Source: an optimization exercise on an open RTL-to-GDS flow (aim: a short achievable clock period and few clock cycles). Production flows keep margins and buffers that such runs may drop. Where RTL was checked, it was by simulation tests only, not by an equivalence proof against the original. Some runs may be left out. An edit can pass the tests and still lose a function that they never use. The RTL of run 2 was laid out without a check of its function. Power and IR drop assume default switching activity.

[design.v]
module ALU(in1,
				in2, 
				op, 
				result);
	output reg [31:0] result;
	input [31:0] in1, in2;
	input [3:0] op;  
	always @(*) begin
		case(op)
			4'b0001 : begin  
				result = in1 & in2;
			end
			4'b0010 : begin  
				result = in1 | in2;
			end
			4'b0011 : begin  
				result = in1 ^ in2;
			end
			4'b0100 : begin  
				result = in1 + in2;
			end
			4'b0101 : begin 
				result = in1 - in2;
			end
			4'b0110 : begin  
				result = in1 >> in2[4:0];
			end
			4'b0111 : begin  
				result = in1 << in2[4:0];
			end
			4'b1000 : begin  
				result = $signed(in1) >>> in2[4:0];
			end
			4'b1001 : begin  
				result = in1 <<< in2[4:0];
			end
			4'b1010 : begin  
				result = in1 + in2;
			end
			4'b1011 : begin  
				result = {31'b0, $signed(in1) < $signed(in2)};
			end
			4'b1100 : begin  
				result = {31'b0, in1 < in2};
			end
			default : begin 
				result = 32'b0;
			end
		endcase
	end
endmodule
module BCompare(input [31:0] op1, input [31:0] op2, input BrUn, output reg BEQ, output reg BLT);
	always@(*)begin
		BEQ = 1'b0;
		BLT = 1'b0;
		if(~BrUn)begin 
			if(op1 == op2) begin
				BEQ = 1'b1;
			end
			if($signed(op1) < $signed(op2)) begin
				BLT = 1'b1;
			end
		end
		else begin
			if({1'b0, op1} == {1'b0, op2}) begin
				BEQ = 1'b1;
			end
			if({1'b0,op1} < {1'b0, op2}) begin
				BLT = 1'b1;
			end
		end
	end
endmodule
module ControlUnit(IWord, PCSelect, RegWEn, ImmSel, BrUn, BEQ, BLT, BSel, ASel, ALUOP, WBSel, MemRW);
input [31:0] IWord;
input BEQ, BLT;
output reg PCSelect, RegWEn, ImmSel, BSel, ASel, WBSel, MemRW, BrUn;
output reg [3:0] ALUOP;
always@(*) begin
	PCSelect = 1'b0;
	RegWEn = 1'b0;
	ImmSel = 1'b0;
	BSel = 1'b0;
	ASel = 1'b0;
	MemRW = 1'b0;
	WBSel = 1'b1;
	BrUn = 1'b0;
	ALUOP = 4'h4;
	case(IWord[6:0])
		7'b0110011: begin  
			PCSelect = 1'b0;
			RegWEn = 1'b1;
			ImmSel = 1'b0;
			BSel = 1'b0;
			ASel = 1'b0;
			MemRW = 1'b0;
			WBSel = 1'b1;
			BrUn = 1'b0;
			case(IWord[14:12])
				3'h0 : begin
					case(IWord[30])
						 1'b0 : begin  
							ALUOP = 4'h4;
						 end
						 1'b1 : begin  
							ALUOP = 4'h5;
						end
					endcase
				end
				3'h1 : begin  
					ALUOP = 4'h7;
				end
				3'h2 : begin  
					ALUOP = 4'hb;
				end
				3'h3 : begin  
					ALUOP = 4'hc;
				end
				3'h4 : begin  
					ALUOP = 4'h3;
				end
				3'h5 : begin 
					case(IWord[30]) 
						1'b1: begin  
							ALUOP = 4'h8;
						end
						1'b0:begin  
							ALUOP = 4'h6;
						end
					endcase
				end
				3'h6 : begin  
					ALUOP = 4'h2;
				end
				3'h7 : begin  
					ALUOP = 4'h1;
				end
			endcase
		end
		7'b0010011 : begin  
			PCSelect = 1'b0;
			RegWEn = 1'b1;
			ImmSel = 1'b1;
			BSel = 1'b1;
			ASel = 1'b0;
			MemRW = 1'b0;
			WBSel = 1'b1;
			BrUn = 1'b0;
			case(IWord[14:12])
					3'h0 : begin  
							ALUOP = 4'h4;
					end
					3'h1 : begin  
						ALUOP = 4'h7;
					end
					3'h2 : begin  
						ALUOP = 4'hb;
					end
					3'h3 : begin  
						ALUOP = 4'hc;
					end
					3'h4 : begin  
						ALUOP = 4'h3;
					end
					3'h5 : begin 
						case(IWord[30])
							1'b0 : begin
								ALUOP = 4'h6;
							end
							1'b1 : begin
								ALUOP = 4'h8;
							end
						endcase
					end
					3'h6 : begin  
						ALUOP = 4'h2;
					end
					3'h7 : begin  
						ALUOP = 4'h1;
					end
			endcase
		end
		7'b0000011 : begin  
			PCSelect = 1'b0;
			RegWEn = 1'b1;
			ImmSel = 1'b1;
			BSel = 1'b1;
			ASel = 1'b0;
			ALUOP = 4'h4;
			MemRW = 1'b0;
			WBSel = 1'b0;
			BrUn = 1'b0;
		end
		7'b0100011 : begin  
			PCSelect = 1'b0;
			RegWEn = 1'b0;
			ImmSel = 1'b1;
			BSel = 1'b1;
			ASel = 1'b0;
			ALUOP = 4'h4;
			MemRW = 1'b1;
			WBSel = 1'b1;
		end
		7'b1100011 : begin  
			RegWEn = 1'b0;
			ImmSel = 1'b1;
			case(IWord[14:12]) 
				3'h0 : begin
					BrUn = 1'b0;
					PCSelect = BEQ;
				end
				3'h1 : begin
					BrUn = 1'b0;
					PCSelect = ~BEQ;
				end
				3'h4 : begin
					BrUn = 1'b0;
					PCSelect = BLT;
				end
				3'h5 : begin
					BrUn = 1'b0;
					PCSelect = BEQ | ~BLT;
				end
				3'h6 : begin
					BrUn = 1'b1;
					PCSelect = BLT;
				end
				3'h7 : begin
					BrUn = 1'b1;
					PCSelect = BEQ | ~BLT;
				end
				default:
				;
			endcase
			BSel = 1'b1;
			ASel = 1'b1;
			ALUOP = 4'h4;
			MemRW = 1'b0;
			WBSel = 1'b1;
		end
		default:
		;
	endcase
end
endmodule
module ImmExtend(input [12:0] imm, output reg [31:0] extend);
	always @(*) begin
		extend = {{19{imm[12]}}, imm};
	end
endmodule
module PC(input PCSel, input [31:0] branchVal, input clk, input reset, output reg [31:0] PCVal);
	always @(posedge clk) begin
		if(reset) begin
			PCVal <= 32'b0;
		end
		else if(PCSel) begin
			PCVal <= branchVal;
		end
		else begin
			PCVal <= PCVal + 3'b100;
		end
	end
endmodule
module RegFile(rs1, rs2, rd, din, out1, out2, clk, reset, enable, rw);
reg [31:0] steve [31:0];
integer i;
input [4:0] rd, rs1, rs2;
input clk, reset, enable, rw;
input [31:0] din;
output reg [31:0] out1, out2;
	always @(posedge clk) begin
		if (enable) begin
			if(reset) begin
				for( i = 0; i <= 31; i = i + 1 ) begin 
					steve[i] <= 32'b0;	
				end
			end
			else if(rw && rd != 5'd0) begin
				steve[rd] <= din; 
			end
		end
	end
	always @(*) begin
		out1 = 32'b0;
		out2 = 32'b0;
		if(enable) begin
			out1 = (rs1 == 5'd0) ? 32'b0 : steve[rs1];
			out2 = (rs2 == 5'd0) ? 32'b0 : steve[rs2];
		end
	end
endmodule
module Datapath(input clk,
					input reset,
					output [31:0] imem_addr,
					input [31:0] imem_rdata,
					output [31:0] dmem_addr,
					output [31:0] dmem_wdata,
					output dmem_we,
					input [31:0] dmem_rdata,
					output wb_valid,
					output [4:0] wb_rd,
					output [31:0] wb_data);
reg [31:0] WB;
wire PCSelect, RegWEn, ImmSel, BrUn, BEQ, BLT, BSel, ASel, WBSel, MemRW;
wire [3:0] ALUOP;
wire [31:0] longImm, IWord, data1Val, data2Val, result, PCVal, DmemOut;
reg [31:0] alu1, alu2;
reg [12:0] imm;
reg [4:0] rs1, rs2, rd;
assign IWord = imem_rdata;
assign imem_addr = PCVal;
RegFile regs(IWord[19:15], IWord[24:20], IWord[11:7], WB, data1Val, data2Val, clk, reset, 1'b1 , RegWEn);
BCompare compare(data1Val, data2Val, BrUn, BEQ, BLT);
ControlUnit cu(IWord, PCSelect, RegWEn, ImmSel, BrUn, BEQ, BLT, BSel, ASel, ALUOP, WBSel, MemRW);
PC pc(PCSelect, WB, clk, reset, PCVal);
ImmExtend longBoi(imm, longImm);
ALU alu(alu1, alu2, ALUOP, result);
assign dmem_addr = result;
assign dmem_wdata = data2Val;
assign dmem_we = MemRW & ~reset;
assign DmemOut = dmem_rdata;
assign wb_valid = RegWEn & (rd != 5'd0) & ~reset;
assign wb_rd = rd;
assign wb_data = WB;
	always@(*) begin
		if(ASel) begin
			alu1 = PCVal;
		end
		else begin
			alu1 = data1Val;
		end
		if(BSel) begin
			alu2 = longImm;
		end
		else begin
			alu2 = data2Val;
		end
		if(WBSel) begin
			WB = result;
		end
		else begin
			WB = DmemOut;
		end
		if(IWord[6:0] == 7'b1100011)begin  
			imm = {IWord[31], IWord[7], IWord[30:25], IWord[11:8], 1'b0};
		end
		else if(IWord[6:0] == 7'b0100011)begin  
			imm = {IWord[31], IWord[31:25], IWord[11:7]};
		end
		else begin
			imm = {IWord[31], IWord[31:20]};
		end
		rs1 = IWord[19:15];
		rs2 = IWord[24:20];
		rd = IWord[11:7];
	end
endmodule
[run.sh]
#!/bin/bash
# synth_recipe.tcl (not shown) runs the flow's synth.tcl, then flattens the netlist and writes it again
# the make line also repeats each setting of config.mk as NAME=value (left out here)
make -C /OpenROAD-flow-scripts/flow DESIGN_CONFIG=/design/flow/config.mk WORK_HOME=/design/flow/orfs CLKGATE_MAP_FILE= SYNTH_SCRIPT=/design/flow/synth_recipe.tcl finish
[config.mk]
export PLATFORM = sky130hd
export DESIGN_NAME = Datapath
export DESIGN_NICKNAME = Datapath
export VERILOG_FILES = /design/flow/design.v
export SDC_FILE = /design/flow/constraint.sdc
export NUM_CORES = 4
export LEC_CHECK = 0
export CAP_MARGIN = 20
export CORE_MARGIN = 2
export CORE_UTILIZATION = 40
export PLACE_DENSITY = 0.6
export SLEW_MARGIN = 20
[constraint.sdc]
create_clock -name core_clock -period 14.0 [get_ports {clk}]
set_input_delay 2.8000 -clock core_clock [delete_from_list [all_inputs] [get_ports {clk}]]
set_output_delay 2.8000 -clock core_clock [all_outputs]
set_load 0.01 [all_outputs]
==> run_1/gate_families.png <==
The bar under the picture is 100 µm long.
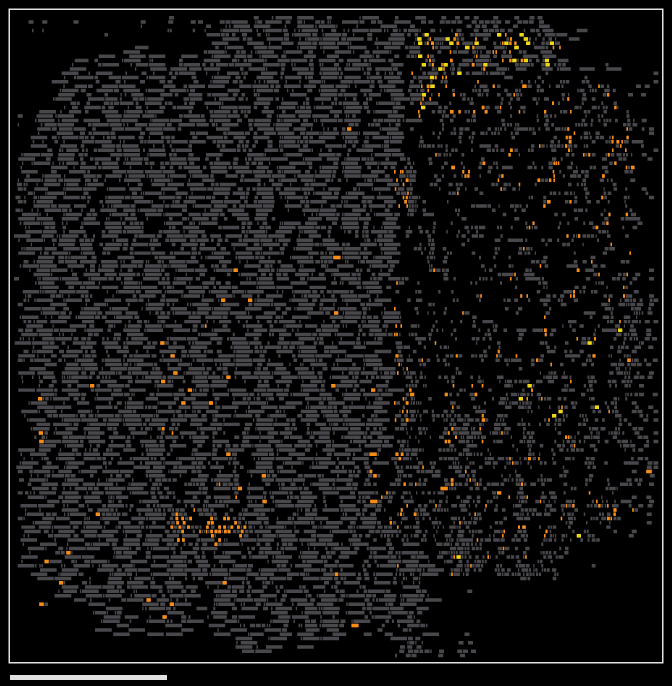
family	color	cells	most used
XOR/XNOR gates	yellow	37	xnor2_1
NAND gates	orange	359	nand2_1

==> run_1/clock_map.png <==
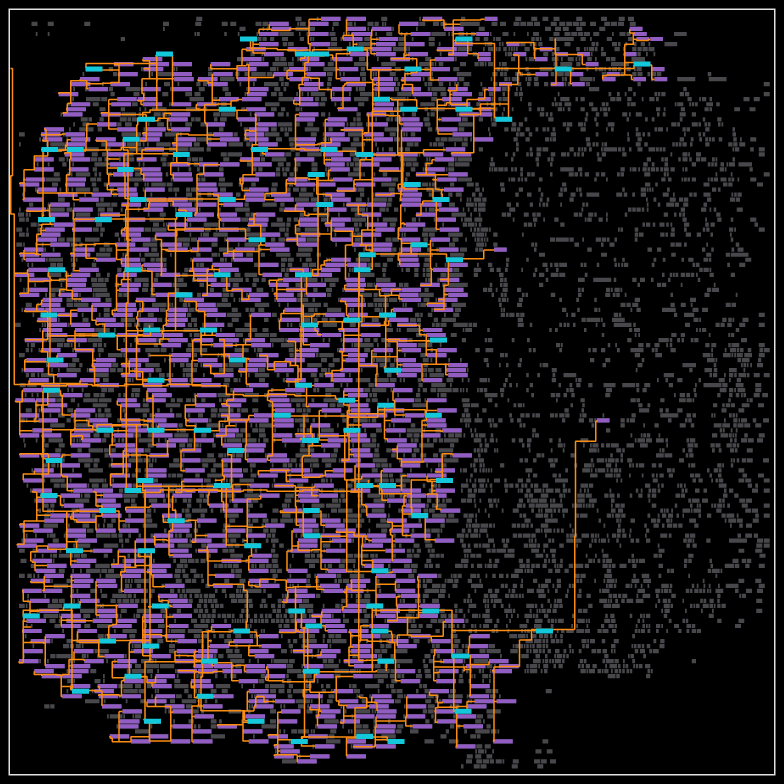
[cells driving clock nets] cyan | count: 109
[flip-flops] purple | count: 1056
[clock wires] orange | length: 13600 µm
routed clock nets	110
Clock power frac: 0.277
Final Skew: 0.0465 ns
worst-skew pair later-pin latency: 0.77 ns

==> flow_summary_export.csv, run 1 <==
group,metric,value,unit
status,status,"timing/DRC/antenna clean",
routing,detail_route.first_pass.iterations,6,
timing,finalHoldViolCount,0,
place,pre_cts_ws,0.489,ns
place,hpwl,238000,µm
yosys,avgSynthCellArea,11.1,µm²
timing,setup_viol_count_final,0,
clock_network,cts_buffer_depth,3,
clock_network,cts_tree,"done",
layout,final_cells,8466,
worst_hold_path,hold_end,"pc.PCVal[1]",
critical_path,cp.arrival,10.79,ns
critical_path,crit_required,11.20,ns
critical_path,cp_max_fo,15,
clock_network,clk_pin_slew,0.08,ns
layout,fin_util,0.457,
place,dpl_cell_area,73000,µm²
power,irDropWorstVdd,102,µV
yosys,synth_compound_area_frac,0.134,
critical_path,critical_path_class,"input port to output pin",
yosys,netlist_instances,6076,
timing,layout_min_cycle_time,13.59,ns
floorplan,floorplan.rows,150,
clock_network,clock_sinks,1056,
timing,max_freq,73.6,MHz
worst_hold_path,whs_path_depth,2,
floorplan,die_width,414,µm
layout,fillCellCount,15480,
floorplan,die-height,414,µm
power,p_leak,28.9,nW
yosys,synth_ff_type,"edfxtp_1",
timing,slew_headroom,0.215,
run,cap_viol_max_count,0,
clock_network,h-tree-depth,3,
timing,worstMarginPinSlew,1.17,ns
critical_path,r2r_start,"regs.steve[30][18]",
routing,post-route-drc-count,0,
critical_path,regToRegSetupSlack,7.05,ns
yosys,synthAdderAreaFrac,0.0248,
global_routing,grt_start_max_net_pins,92,
routing,viasPerCell,6.86,
routing,drt-initial-drc-count,9045,
worst_hold_path,min_path_type,"register to register",
global_routing,grt_pass1_wl,460000,µm
Testbench counts for the RTL of run 1, summed over its fixed seeds: cycles 54,582.
==> run_1/final_routing.png <==
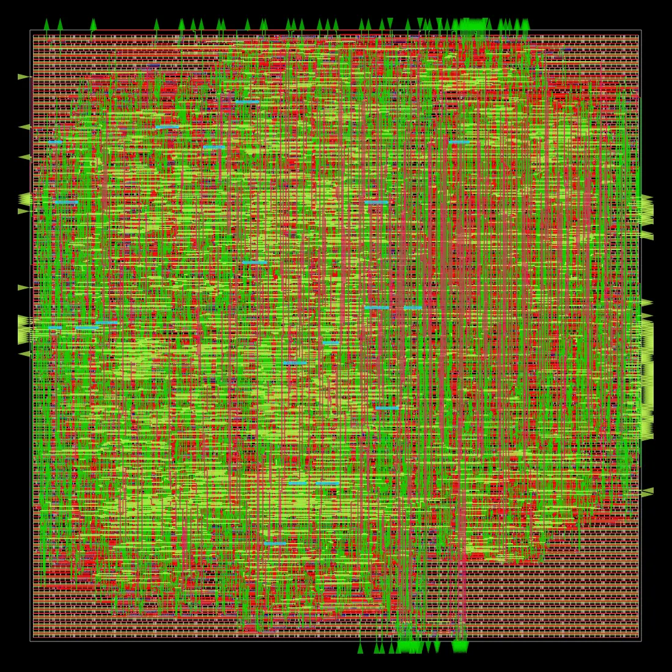
met2 WL: 150000 µm
Post-Route WL: 337000 µm
GRT Total Usage: 0.382
met3 wire len: 38200 µm
DRT met1 WL: 120000 µm

==> run_1/registers.png <==
The bar under the picture is 100 µm long. Other cells in gray.
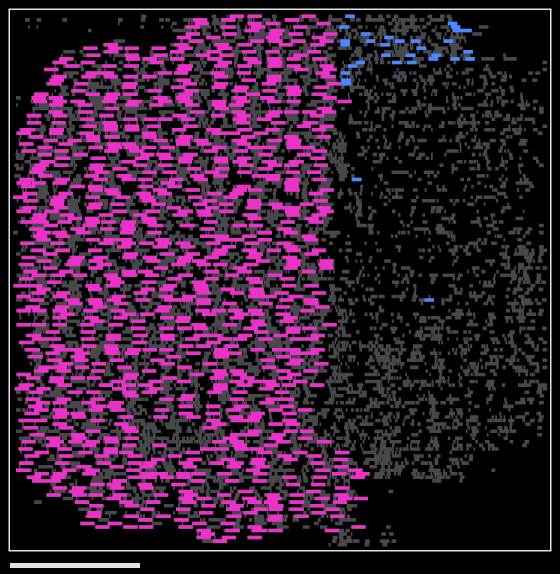
signal	color	flops
`regs.steve`	magenta	1024
`pc.PCVal`	blue	32
Register Area: 31400 µm²
sequential cell power: 3.63 mW

run 1: how the worst max path moves through the flow:
stage | slack (ns) | end | start | cells past startpoint
3_5_place_dp | 0.49 | wb_data[29] | imem_rdata[18] | 19
5_1_grt | 0.30 | wb_data[29] | imem_rdata[15] | 20
2_1_floorplan | 1.75 | wb_data[21] | imem_rdata[20] | 28
6_report | 0.41 | wb_data[29] | imem_rdata[15] | 20
4_1_cts | 0.48 | wb_data[29] | imem_rdata[18] | 19
3_3_place_gp | 0.47 | wb_data[29] | imem_rdata[18] | 19
run 1: area by class of cell:
class	count	area (µm²)	area share
Multi-Input combinational cell	4287	33300	0.435
Timing Repair Buffer	553	4980	0.0651
Clock buffer	134	2820	0.0369
Antenna cell	5	12.5	0.000164
Clock inverter	60	569	0.00745
Tap cell	2204	2760	0.0361
Inverter	167	632	0.00827
Sequential cell	1056	31400	0.411
run 1: metrics by stage:
| step | total power [mW] | hold WS, ns |
|---|---|---|
| global route | 10.6 | 0.681 |
| CTS | 10.2 | 0.646 |
| global placement | 7.43 | 0.635 |
| detailed placement | 7.42 | 0.637 |
| finish | 10.4 | 0.656 |
| floorplan | 5.52 | 0.532 |
run 1: cell usage in the layout (no fill, tap or decap), types with 28 or more instances in the layout:
cell,n
dfxtp_1,32
clkinv_1,29
ha_1,130
nor2_1,1001
mux2_2,97
mux2i_1,492
or3_1,41
inv_1,154
nor3_1,272
a21oi_1,313
a221o_1,38
o21ai_0,123
mux4_2,296
edfxtp_1,1024
nand2_2,33
a22oi_1,209
conb_1,32
o22ai_1,58
o211ai_1,28
nand2_1,162
a21o_1,38
a211oi_1,152
nand2b_2,30
buf_4,329
clkdlybuf4s50_1,193
nor4_1,31
o31ai_1,48
clkbuf_16,109
nand3_1,75
run 1: cell families after synthesis:
kind of cell    count (synthesis)
simple gates                 1904
xor+xnor                       37
flops                        1056
mux                           885
fa+ha+maj                     132
compound gates               1297
buf+inv                       764
other cells                     1
run 1: critical path, cell delays in order:
cell and delay, ns:
clkdlybuf4s50_1 0.91, and2_2 0.55, nor2b_2 0.21, buf_4 0.22, a221oi_1 0.52, or4b_2 0.78, o21ai_0 0.80, ha_1 0.49
nor4_1 0.54, nand3_1 0.15, a21o_1 0.18, a21oi_1 0.43, o211ai_1 0.23, a211oi_1 0.32, mux2i_1 0.20, o21ai_0 0.19
o31ai_4 0.29, buf_4 0.28, inv_1 0.13, clkdlybuf4s50_1 0.50
run 1: sequential cells by signal, indices dropped and copies added, names as in the netlist:
| register | flops |
|---|---|
| pc.PCVal | 32 |
| regs.steve | 1024 |
run 1: synth_stat cells (12+ instances only):
cell type	count	share of area
or3_1	41	0.0038
a21oi_1	315	0.023
or2_2	13	0.0012
nor2_1	1011	0.056
nand2b_1	48	0.0045
nor3_1	275	0.020
mux2_2	97	0.016
o21a_1	22	0.0025
mux4_2	296	0.099
nor3b_1	12	0.0013
o221ai_1	21	0.0027
buf_4	23	0.0026
nor2b_1	31	0.0029
mux2i_1	492	0.073
and3_1	25	0.0023
nand3_1	75	0.0056
a221o_1	38	0.0057
nand2_1	195	0.011
edfxtp_1	1024	0.46
clkbuf_1	362	0.020
o31ai_1	55	0.0061
a31oi_1	28	0.0026
o21ai_0	125	0.0093
a221oi_1	17	0.0022
and2_1	28	0.0026
buf_6	46	0.0077
a32oi_1	17	0.0022
a22oi_1	209	0.023
dfxtp_1	32	0.0095
xnor2_1	26	0.0034
or4_1	27	0.0030
a21o_1	38	0.0042
inv_1	155	0.0086
a211oi_1	153	0.017
o22ai_1	64	0.0059
nor4_1	33	0.0031
buf_1	38	0.0021
o21bai_1	18	0.0020
ha_1	130	0.024
o211ai_1	28	0.0031
nand4_1	26	0.0024
buf_2	123	0.0091
run 1: power breakdown:
group / total [mW] / internal, mW / switching, mW / leakage [nW]
Sequential: 3.63 / 3.57 / 0.0601 / 10.8
Clock: 2.87 / 1.56 / 1.31 / 1.65
Combinational: 3.87 / 1.15 / 2.72 / 16.4
Total: 10.4 / 6.28 / 4.09 / 28.9
run 1: metal layers:
| metal | global-route usage | routed length (µm) | up-vias |
|---|---|---|---|
| met5 | 0 | 234 | - |
| met4 | 0.261 | 27800 | 38 |
| met3 | 0.0969 | 38200 | 926 |
| met2 | 0.591 | 150000 | 4299 |
| met1 | 0.471 | 120000 | 29335 |
| li1 | - | - | 23443 |
==> run_1/pdn.png <==
Pins as bars on the die edge.
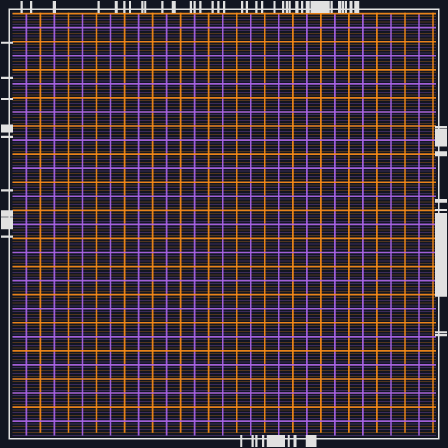

--- run 2 (changed files replaced; the others as in run 1) ---
==> design.v <==
module ALU(input [31:0] a, input [31:0] b, input sub, input f0, input arith,
           input [5:0] sel, output [31:0] result);
	wire [31:0] sum = a + (sub ? ~b : b) + {31'd0, sub};
	wire lt = f0 ? (a < b) : ($signed(a) < $signed(b));
	wire [31:0] sll = a << b[4:0];
	wire [32:0] sra = $signed({arith & a[31], a}) >>> b[4:0];
	wire [31:0] x = a ^ b;
	wire [31:0] oa = f0 ? (a & b) : (a | b);
	assign result = ({32{sel[0]}} & sum)
	              | ({32{sel[1]}} & sll)
	              | {31'd0, sel[2] & lt}
	              | ({32{sel[3]}} & x)
	              | ({32{sel[4]}} & sra[31:0])
	              | ({32{sel[5]}} & oa);
endmodule
module BCompare(input [31:0] a, input [31:0] b, input [2:0] f3, output taken);
	wire eq = (a == b);
	wire lt = f3[1] ? (a < b) : ($signed(a) < $signed(b));
	assign taken = f3[2] ? (lt ^ f3[0]) : (eq ^ f3[0]);
endmodule
module ControlUnit(input [31:0] IWord,
                   output wr, output ld, output st, output br,
                   output use1, output use2, output isimm, output sub, output bun,
                   output known, output kval, output f0, output arith,
                   output [5:0] sel);
	wire [6:0] opc = IWord[6:0];
	wire [2:0] f3 = IWord[14:12];
	wire is_r  = (opc == 7'b0110011);
	wire is_i  = (opc == 7'b0010011);
	wire is_ld = (opc == 7'b0000011);
	wire is_st = (opc == 7'b0100011);
	wire is_b  = (opc == 7'b1100011);
	wire is_op = is_r | is_i;
	wire rdnz  = (IWord[11:7] != 5'd0);
	wire same  = (IWord[19:15] == IWord[24:20]);
	wire rs2z  = (IWord[24:20] == 5'd0);
	assign wr   = (is_op | is_ld) & rdnz;
	assign ld   = is_ld;
	assign st   = is_st;
	assign br   = is_b & (f3[2] | ~f3[1]);
	assign use1 = is_op | is_ld | is_st | br;
	assign use2 = is_r | is_st | br;
	assign isimm = ~is_r;
	assign f0 = f3[0];
	assign arith = IWord[30];
	assign sub  = is_r & (f3 == 3'd0) & IWord[30];
	assign bun  = f3[1];
	assign known = same | (rs2z & f3[2] & f3[1]);
	assign kval  = (f3 == 3'd0) | (f3[2] & f3[0]);
	assign sel[0] = ~is_op | (f3 == 3'd0);
	assign sel[1] = is_op & (f3 == 3'd1);
	assign sel[2] = is_op & (f3[2:1] == 2'b01);
	assign sel[3] = is_op & (f3 == 3'd4);
	assign sel[4] = is_op & (f3 == 3'd5);
	assign sel[5] = is_op & (f3[2:1] == 2'b11);
endmodule
module ImmExtend(input [31:0] IWord, output [31:0] imm, output [31:0] bimm);
	wire st = (IWord[6:0] == 7'b0100011);
	assign imm  = {{20{IWord[31]}}, IWord[31:25], st ? IWord[11:7] : IWord[24:20]};
	assign bimm = {{20{IWord[31]}}, IWord[7], IWord[30:25], IWord[11:8], 1'b0};
endmodule
module PC(input [31:0] pc, output [31:0] pc4);
	assign pc4 = pc + 32'd4;
endmodule
module RegFile(input clk, input clr, input [4:0] rs1, input [4:0] rs2,
               input we, input [4:0] rd, input [31:0] din,
               output [31:0] out1, output [31:0] out2);
	reg [31:0] r [1:31];
	integer i;
	always @(posedge clk) begin
		if (clr) begin
			for (i = 1; i <= 31; i = i + 1)
				r[i] <= 32'd0;
		end else if (we && rd != 5'd0) begin
			r[rd] <= din;
		end
	end
	assign out1 = (rs1 == 5'd0) ? 32'd0 : r[rs1];
	assign out2 = (rs2 == 5'd0) ? 32'd0 : r[rs2];
endmodule
module Datapath(input clk,
					input reset,
					output [31:0] imem_addr,
					input [31:0] imem_rdata,
					output [31:0] dmem_addr,
					output [31:0] dmem_wdata,
					output dmem_we,
					input [31:0] dmem_rdata,
					output wb_valid,
					output [4:0] wb_rd,
					output [31:0] wb_data);
reg  [31:0] pc_f;
reg         valid_d;
reg  [31:0] ir_d, pc_d;
reg         f0_e, arith_e, valid_e, wr_e, ld_e, st_e, br_e, pred_e, sub_e, bun_e;
reg  [2:0]  bf3_e;
reg  [5:0]  sel_e;
reg  [4:0]  rd_e;
reg  [31:0] a_e, b_e, s_e, alt_e;
reg         wr_m, ld_m, st_m;
reg  [4:0]  rd_m;
reg  [31:0] res_m, sd_m;
reg         wr_w;
reg  [4:0]  rd_w;
reg  [31:0] data_w;
reg         reset_q;
wire        d_f0, d_arith, d_wr, d_ld, d_st, d_br, d_use1, d_use2, d_isimm, d_sub, d_bun, d_known, d_kval;
wire [5:0]  d_sel;
wire [31:0] d_imm, d_bimm;
wire [4:0]  rs1 = ir_d[19:15];
wire [4:0]  rs2 = ir_d[24:20];
wire [4:0]  rd  = ir_d[11:7];
ControlUnit cu(.IWord(ir_d), .wr(d_wr), .ld(d_ld), .st(d_st), .br(d_br),
               .use1(d_use1), .use2(d_use2), .isimm(d_isimm), .sub(d_sub),
               .bun(d_bun), .known(d_known), .kval(d_kval), .f0(d_f0), .arith(d_arith), .sel(d_sel));
ImmExtend ie(.IWord(ir_d), .imm(d_imm), .bimm(d_bimm));
wire [31:0] rf1, rf2;
RegFile regs(.clk(clk), .clr(reset_q), .rs1(rs1), .rs2(rs2),
             .we(wr_w), .rd(rd_w), .din(data_w), .out1(rf1), .out2(rf2));
wire [31:0] alu_res;
wire        taken;
wire [31:0] m_val = ld_m ? dmem_rdata : res_m;
wire e1 = wr_e & (rd_e == rs1);
wire m1 = wr_m & (rd_m == rs1);
wire w1 = wr_w & (rd_w == rs1);
wire e2 = wr_e & (rd_e == rs2);
wire m2 = wr_m & (rd_m == rs2);
wire w2 = wr_w & (rd_w == rs2);
wire [31:0] fwd1 = e1 ? alu_res : m1 ? m_val : w1 ? data_w : rf1;
wire [31:0] fwd2 = e2 ? alu_res : m2 ? m_val : w2 ? data_w : rf2;
wire stall = valid_d & ld_e & ((d_use1 & e1) | (d_use2 & e2));
wire d_pred = d_br & (d_known ? d_kval : d_bimm[31]);
wire [31:0] d_target = pc_d + d_bimm;
wire [31:0] d_pc4 = pc_d + 32'd4;
wire mispred = valid_e & br_e & (taken ^ pred_e);
wire d_go = valid_d & ~stall & ~mispred;
wire redirect_d = d_go & d_pred;
assign imem_addr = pc_f;
wire [31:0] f_pc4;
PC pcinc(.pc(pc_f), .pc4(f_pc4));
always @(posedge clk) begin
	reset_q <= reset;
	if (reset) begin
		pc_f <= 32'd0;
		valid_d <= 1'b0;
	end else if (mispred) begin
		pc_f <= alt_e;
		valid_d <= 1'b0;
	end else if (!stall) begin
		pc_f <= redirect_d ? d_target : f_pc4;
		valid_d <= ~redirect_d;
	end
	if (!stall) begin
		ir_d <= imem_rdata;
		pc_d <= pc_f;
	end
end
always @(posedge clk) begin
	if (reset) begin
		valid_e <= 1'b0;
		wr_e <= 1'b0;
		ld_e <= 1'b0;
		st_e <= 1'b0;
		br_e <= 1'b0;
	end else begin
		valid_e <= d_go;
		wr_e <= d_go & d_wr;
		ld_e <= d_go & d_ld;
		st_e <= d_go & d_st;
		br_e <= d_go & d_br;
	end
	pred_e <= d_pred;
	sub_e <= d_sub;
	f0_e <= d_f0;
	arith_e <= d_arith;
	bun_e <= d_bun;
	bf3_e <= ir_d[14:12];
	sel_e <= d_sel;
	rd_e <= rd;
	a_e <= fwd1;
	b_e <= d_isimm ? d_imm : fwd2;
	s_e <= fwd2;
	alt_e <= d_pred ? d_pc4 : d_target;
end
ALU alu(.a(a_e), .b(b_e), .sub(sub_e), .f0(f0_e), .arith(arith_e), .sel(sel_e), .result(alu_res));
BCompare bc(.a(a_e), .b(s_e), .f3(bf3_e), .taken(taken));
always @(posedge clk) begin
	if (reset) begin
		wr_m <= 1'b0;
		ld_m <= 1'b0;
		st_m <= 1'b0;
	end else begin
		wr_m <= wr_e;
		ld_m <= ld_e;
		st_m <= st_e;
	end
	rd_m <= rd_e;
	res_m <= alu_res;
	sd_m <= s_e;
end
assign dmem_addr = res_m;
assign dmem_wdata = sd_m;
assign dmem_we = st_m;
always @(posedge clk) begin
	if (reset)
		wr_w <= 1'b0;
	else
		wr_w <= wr_m;
	rd_w <= rd_m;
	data_w <= m_val;
end
assign wb_valid = wr_w;
assign wb_rd = rd_w;
assign wb_data = data_w;
endmodule
==> run_2/pdn.png <==
Pins as bars on the die edge.
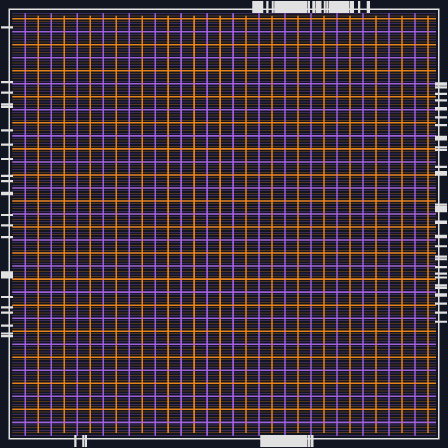
net	color
VDD	orange
VSS	purple
signal pins	201
met1 rails	163
met5 straps	32
rows	162
met4 straps	32

==> run_2/final_placement.png <==
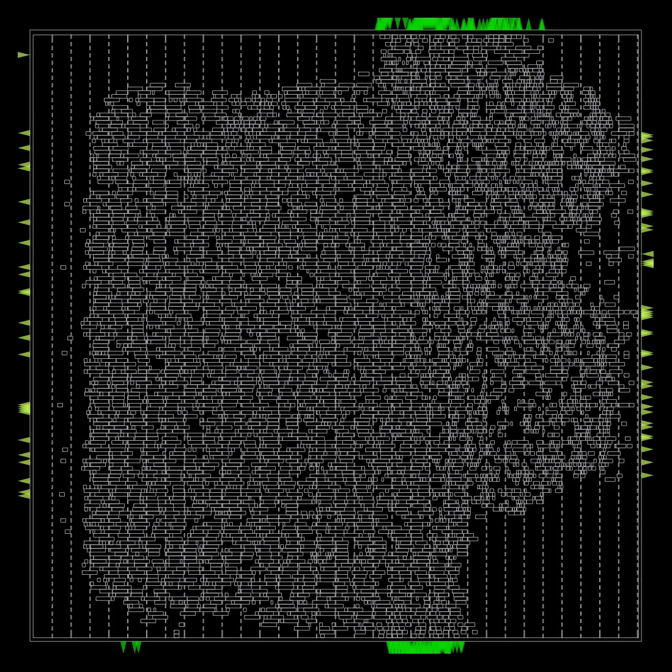
n_taps: 2624
number of cell rows: 162
Finished Core Util: 0.454
core box area: 195000 µm²

==> run 2 against run 1 <==
Largest power group is now registers; combinational power fell by 38%; worst hold slack worse by 0.30 ns; sequential power rose by 38%; maximum frequency increased to 2.6 times the previous value; synthesized cell count fell by 2.1%; non-clock buffer count decreased by 186; cell count up 3.3%; first-iteration DRC count fell by 24%; setup slack gained 8.4 ns; total power grew 12%; clock power is 46% higher; design area rose by 16%.
==> flow_summary_export.csv, run 2 <==
group,metric,value,unit
status,status,"timing/DRC/antenna clean",
clock_network,clk_pin_slew,0.06,ns
yosys,synth_ff_type,"edfxtp_1",
timing,slew_headroom,0.261,
critical_path,cp_max_fo,88,
yosys,synth_top_area_cell,"edfxtp_1",
global_routing,grt_use_total,0.281,
clock_network,clock_sinks,1392,
timing,layout_min_cycle_time,5.18,ns
place,dpl_cell_area,83300,µm²
critical_path,cp.arrival,5.91,ns
global_routing,grt_pass1_wl,400000,µm
clock_network,cts_tree,"done",
yosys,synth_compound_area_frac,0.0666,
floorplan,die_width,447,µm
layout,final_cell_mix,"edfxtp_1 (1088), and2_1 (1005), mux4_2 (699)",
yosys,ys_top_cells_by_count,"edfxtp_1 (1088), and2_1 (1005), mux4_2 (699)",
floorplan,die-height,447,µm
timing,skew,0.0332,ns
critical_path,crit_path_end,"a_e[1]",
routing,detail_route.first_pass.iterations,6,
power,irDropWorstVdd,108,µV
critical_path,regToRegSetupSlack,8.82,ns
power,p_leak,32.8,nW
clock_network,cts_buffer_depth,3,
yosys,netlist_instances,5950,
routing,post-route-drc-count,0,
clock_network,insertion_delay,0.84,ns
yosys,avgSynthCellArea,13.2,µm²
worst_hold_path,min_path_type,"register to register",
run,cap_viol_max_count,0,
critical_path,crit_required,14.74,ns
layout,layout_commonest_cell,"edfxtp_1",
routing,drt-initial-drc-count,6862,
clock_network,h-tree-depth,4,
critical_path,critical_path_class,"register to register",
global_routing,grt_start_max_net_pins,127,
yosys,yosys-top-cells-area,"edfxtp_1 (42%), mux4_2 (20%), and2_1 (8.0%)",
routing,viasPerCell,6.14,
==> run_2/final_routing.png <==
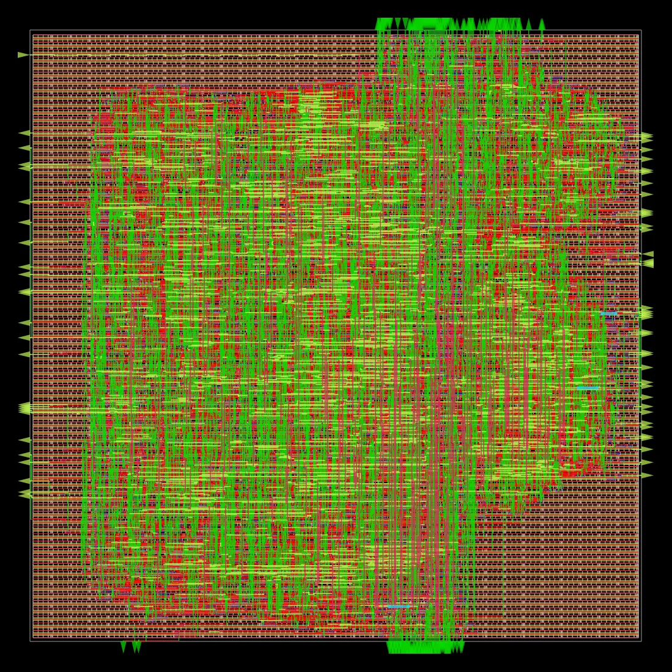
Post-Route WL: 282000 µm
Vias: 53659

==> run 2: cell count changes in the layout (fill, tap and decap cells not counted), moves of 61 or more <==
cell,change
dfxtp_1,+256
mux2i_1,-390
nor3_1,-225
mux4_2,+403
nor2_1,-774
buf_4,-167
a211oi_1,-98
ha_1,+61
nand2_1,+89
xor2_1,+77
a21oi_1,-104
a22oi_1,-194
and2_1,+978
edfxtp_1,+64
==> run 2: cell families after synthesis <==
kind of cell    after synthesis
simple gates               1842
flops                      1392
mux                         881
compound gates              795
buf+inv                     702
fa+ha+maj                   193
xor+xnor                    144
other cells                   1
==> run 2: worst min-delay path by stage <==
stage | startpoint | end | slack, ns | cells after the start
finish | s_e[26] | sd_m[26] | 0.36 | 0
global route | s_e[29] | sd_m[29] | 0.36 | 0
CTS | s_e[29] | sd_m[29] | 0.36 | 0
detailed placement | s_e[29] | sd_m[29] | 0.35 | 0
global placement | s_e[29] | sd_m[29] | 0.34 | 0
floorplan | s_e[10] | sd_m[10] | 0.33 | 0
==> run 2: metal layers <==
metal	global-route usage	routed length [µm]	vias to the layer above
li1	-	-	22524
met2	0.458	135000	2910
met3	0.0645	27300	644
met4	0.143	16000	6
met1	0.350	104000	27575
met5	0	37	-
==> run 2: critical path, stage by stage, from the launching register on <==
cell and delay [ns]:
dfxtp_4 0.57, buf_4 0.74, buf_12 0.54, buf_4 0.81, mux4_2 0.60, mux4_2 0.58, mux2_2 0.30, a221oi_1 0.35
a211oi_1 0.09, a21o_1 0.19
==> run 2: layout make-up <==
class / count / area (µm²) / area share
Sequential cell: 1392 / 38800 / 0.438
Clock buffer: 212 / 4430 / 0.0501
Tap cell: 2624 / 3280 / 0.0371
Multi-Input combinational cell: 3887 / 37200 / 0.421
Timing Repair Buffer: 367 / 3320 / 0.0375
Inverter: 185 / 702 / 0.00793
Clock inverter: 74 / 712 / 0.00804
Antenna cell: 5 / 12.5 / 0.000141
==> run 2: power breakdown <==
part | internal (mW) | leakage, nW | switching (mW)
sequential | 4.72 | 13.8 | 0.285
clock | 2.40 | 2.55 | 1.78
combinational | 0.900 | 16.4 | 1.51
total | 8.02 | 32.8 | 3.58
==> run 2: through the flow <==
stage / setup slack (ns) / std cells / utilization / hold slack [ns]
2_1_floorplan: 9.72 / 5981 / - / 0.331
3_3_place_gp: 8.74 / 8454 / 0.427 / 0.336
3_5_place_dp: 8.73 / 8455 / 0.427 / 0.350
4_1_cts: 8.72 / 8741 / 0.454 / 0.355
5_1_grt: 8.38 / 8742 / 0.454 / 0.361
6_report: 8.82 / 8746 / 0.454 / 0.359

## afterwards: timing with drivers on the ports
How much do the figures lean on ideal ports? The routed layouts below were timed once more, with nothing changed but the port constraints.
Step 1 sets driving cells, clkbuf_16 on the clock port and buf_2 on the other inputs (assumed; they add their load-dependent delay and slew).
Step 2 moves the port delays by t, midway between the first and last clock arrival at a register: inputs arrive t later, outputs are due t later. That takes back most of the time a late clock gives input paths.
a / b / c = ideal / step 1 / step 2; a / b = the first two.
run | t (ns) | setup WS [ns] | worst data-port slew with drivers (ns)
run 1 | 0.826 | 0.409 / 0.356 / 0.356 | 0.24
run 2 | 0.916 | 8.824 / 8.791 / 8.824 | 0.07
After both steps every run listed still meets setup and hold. For run 1, which loses most, drivers alone change the setup slack by -0.053 ns; drivers and shift together by -0.053 ns.
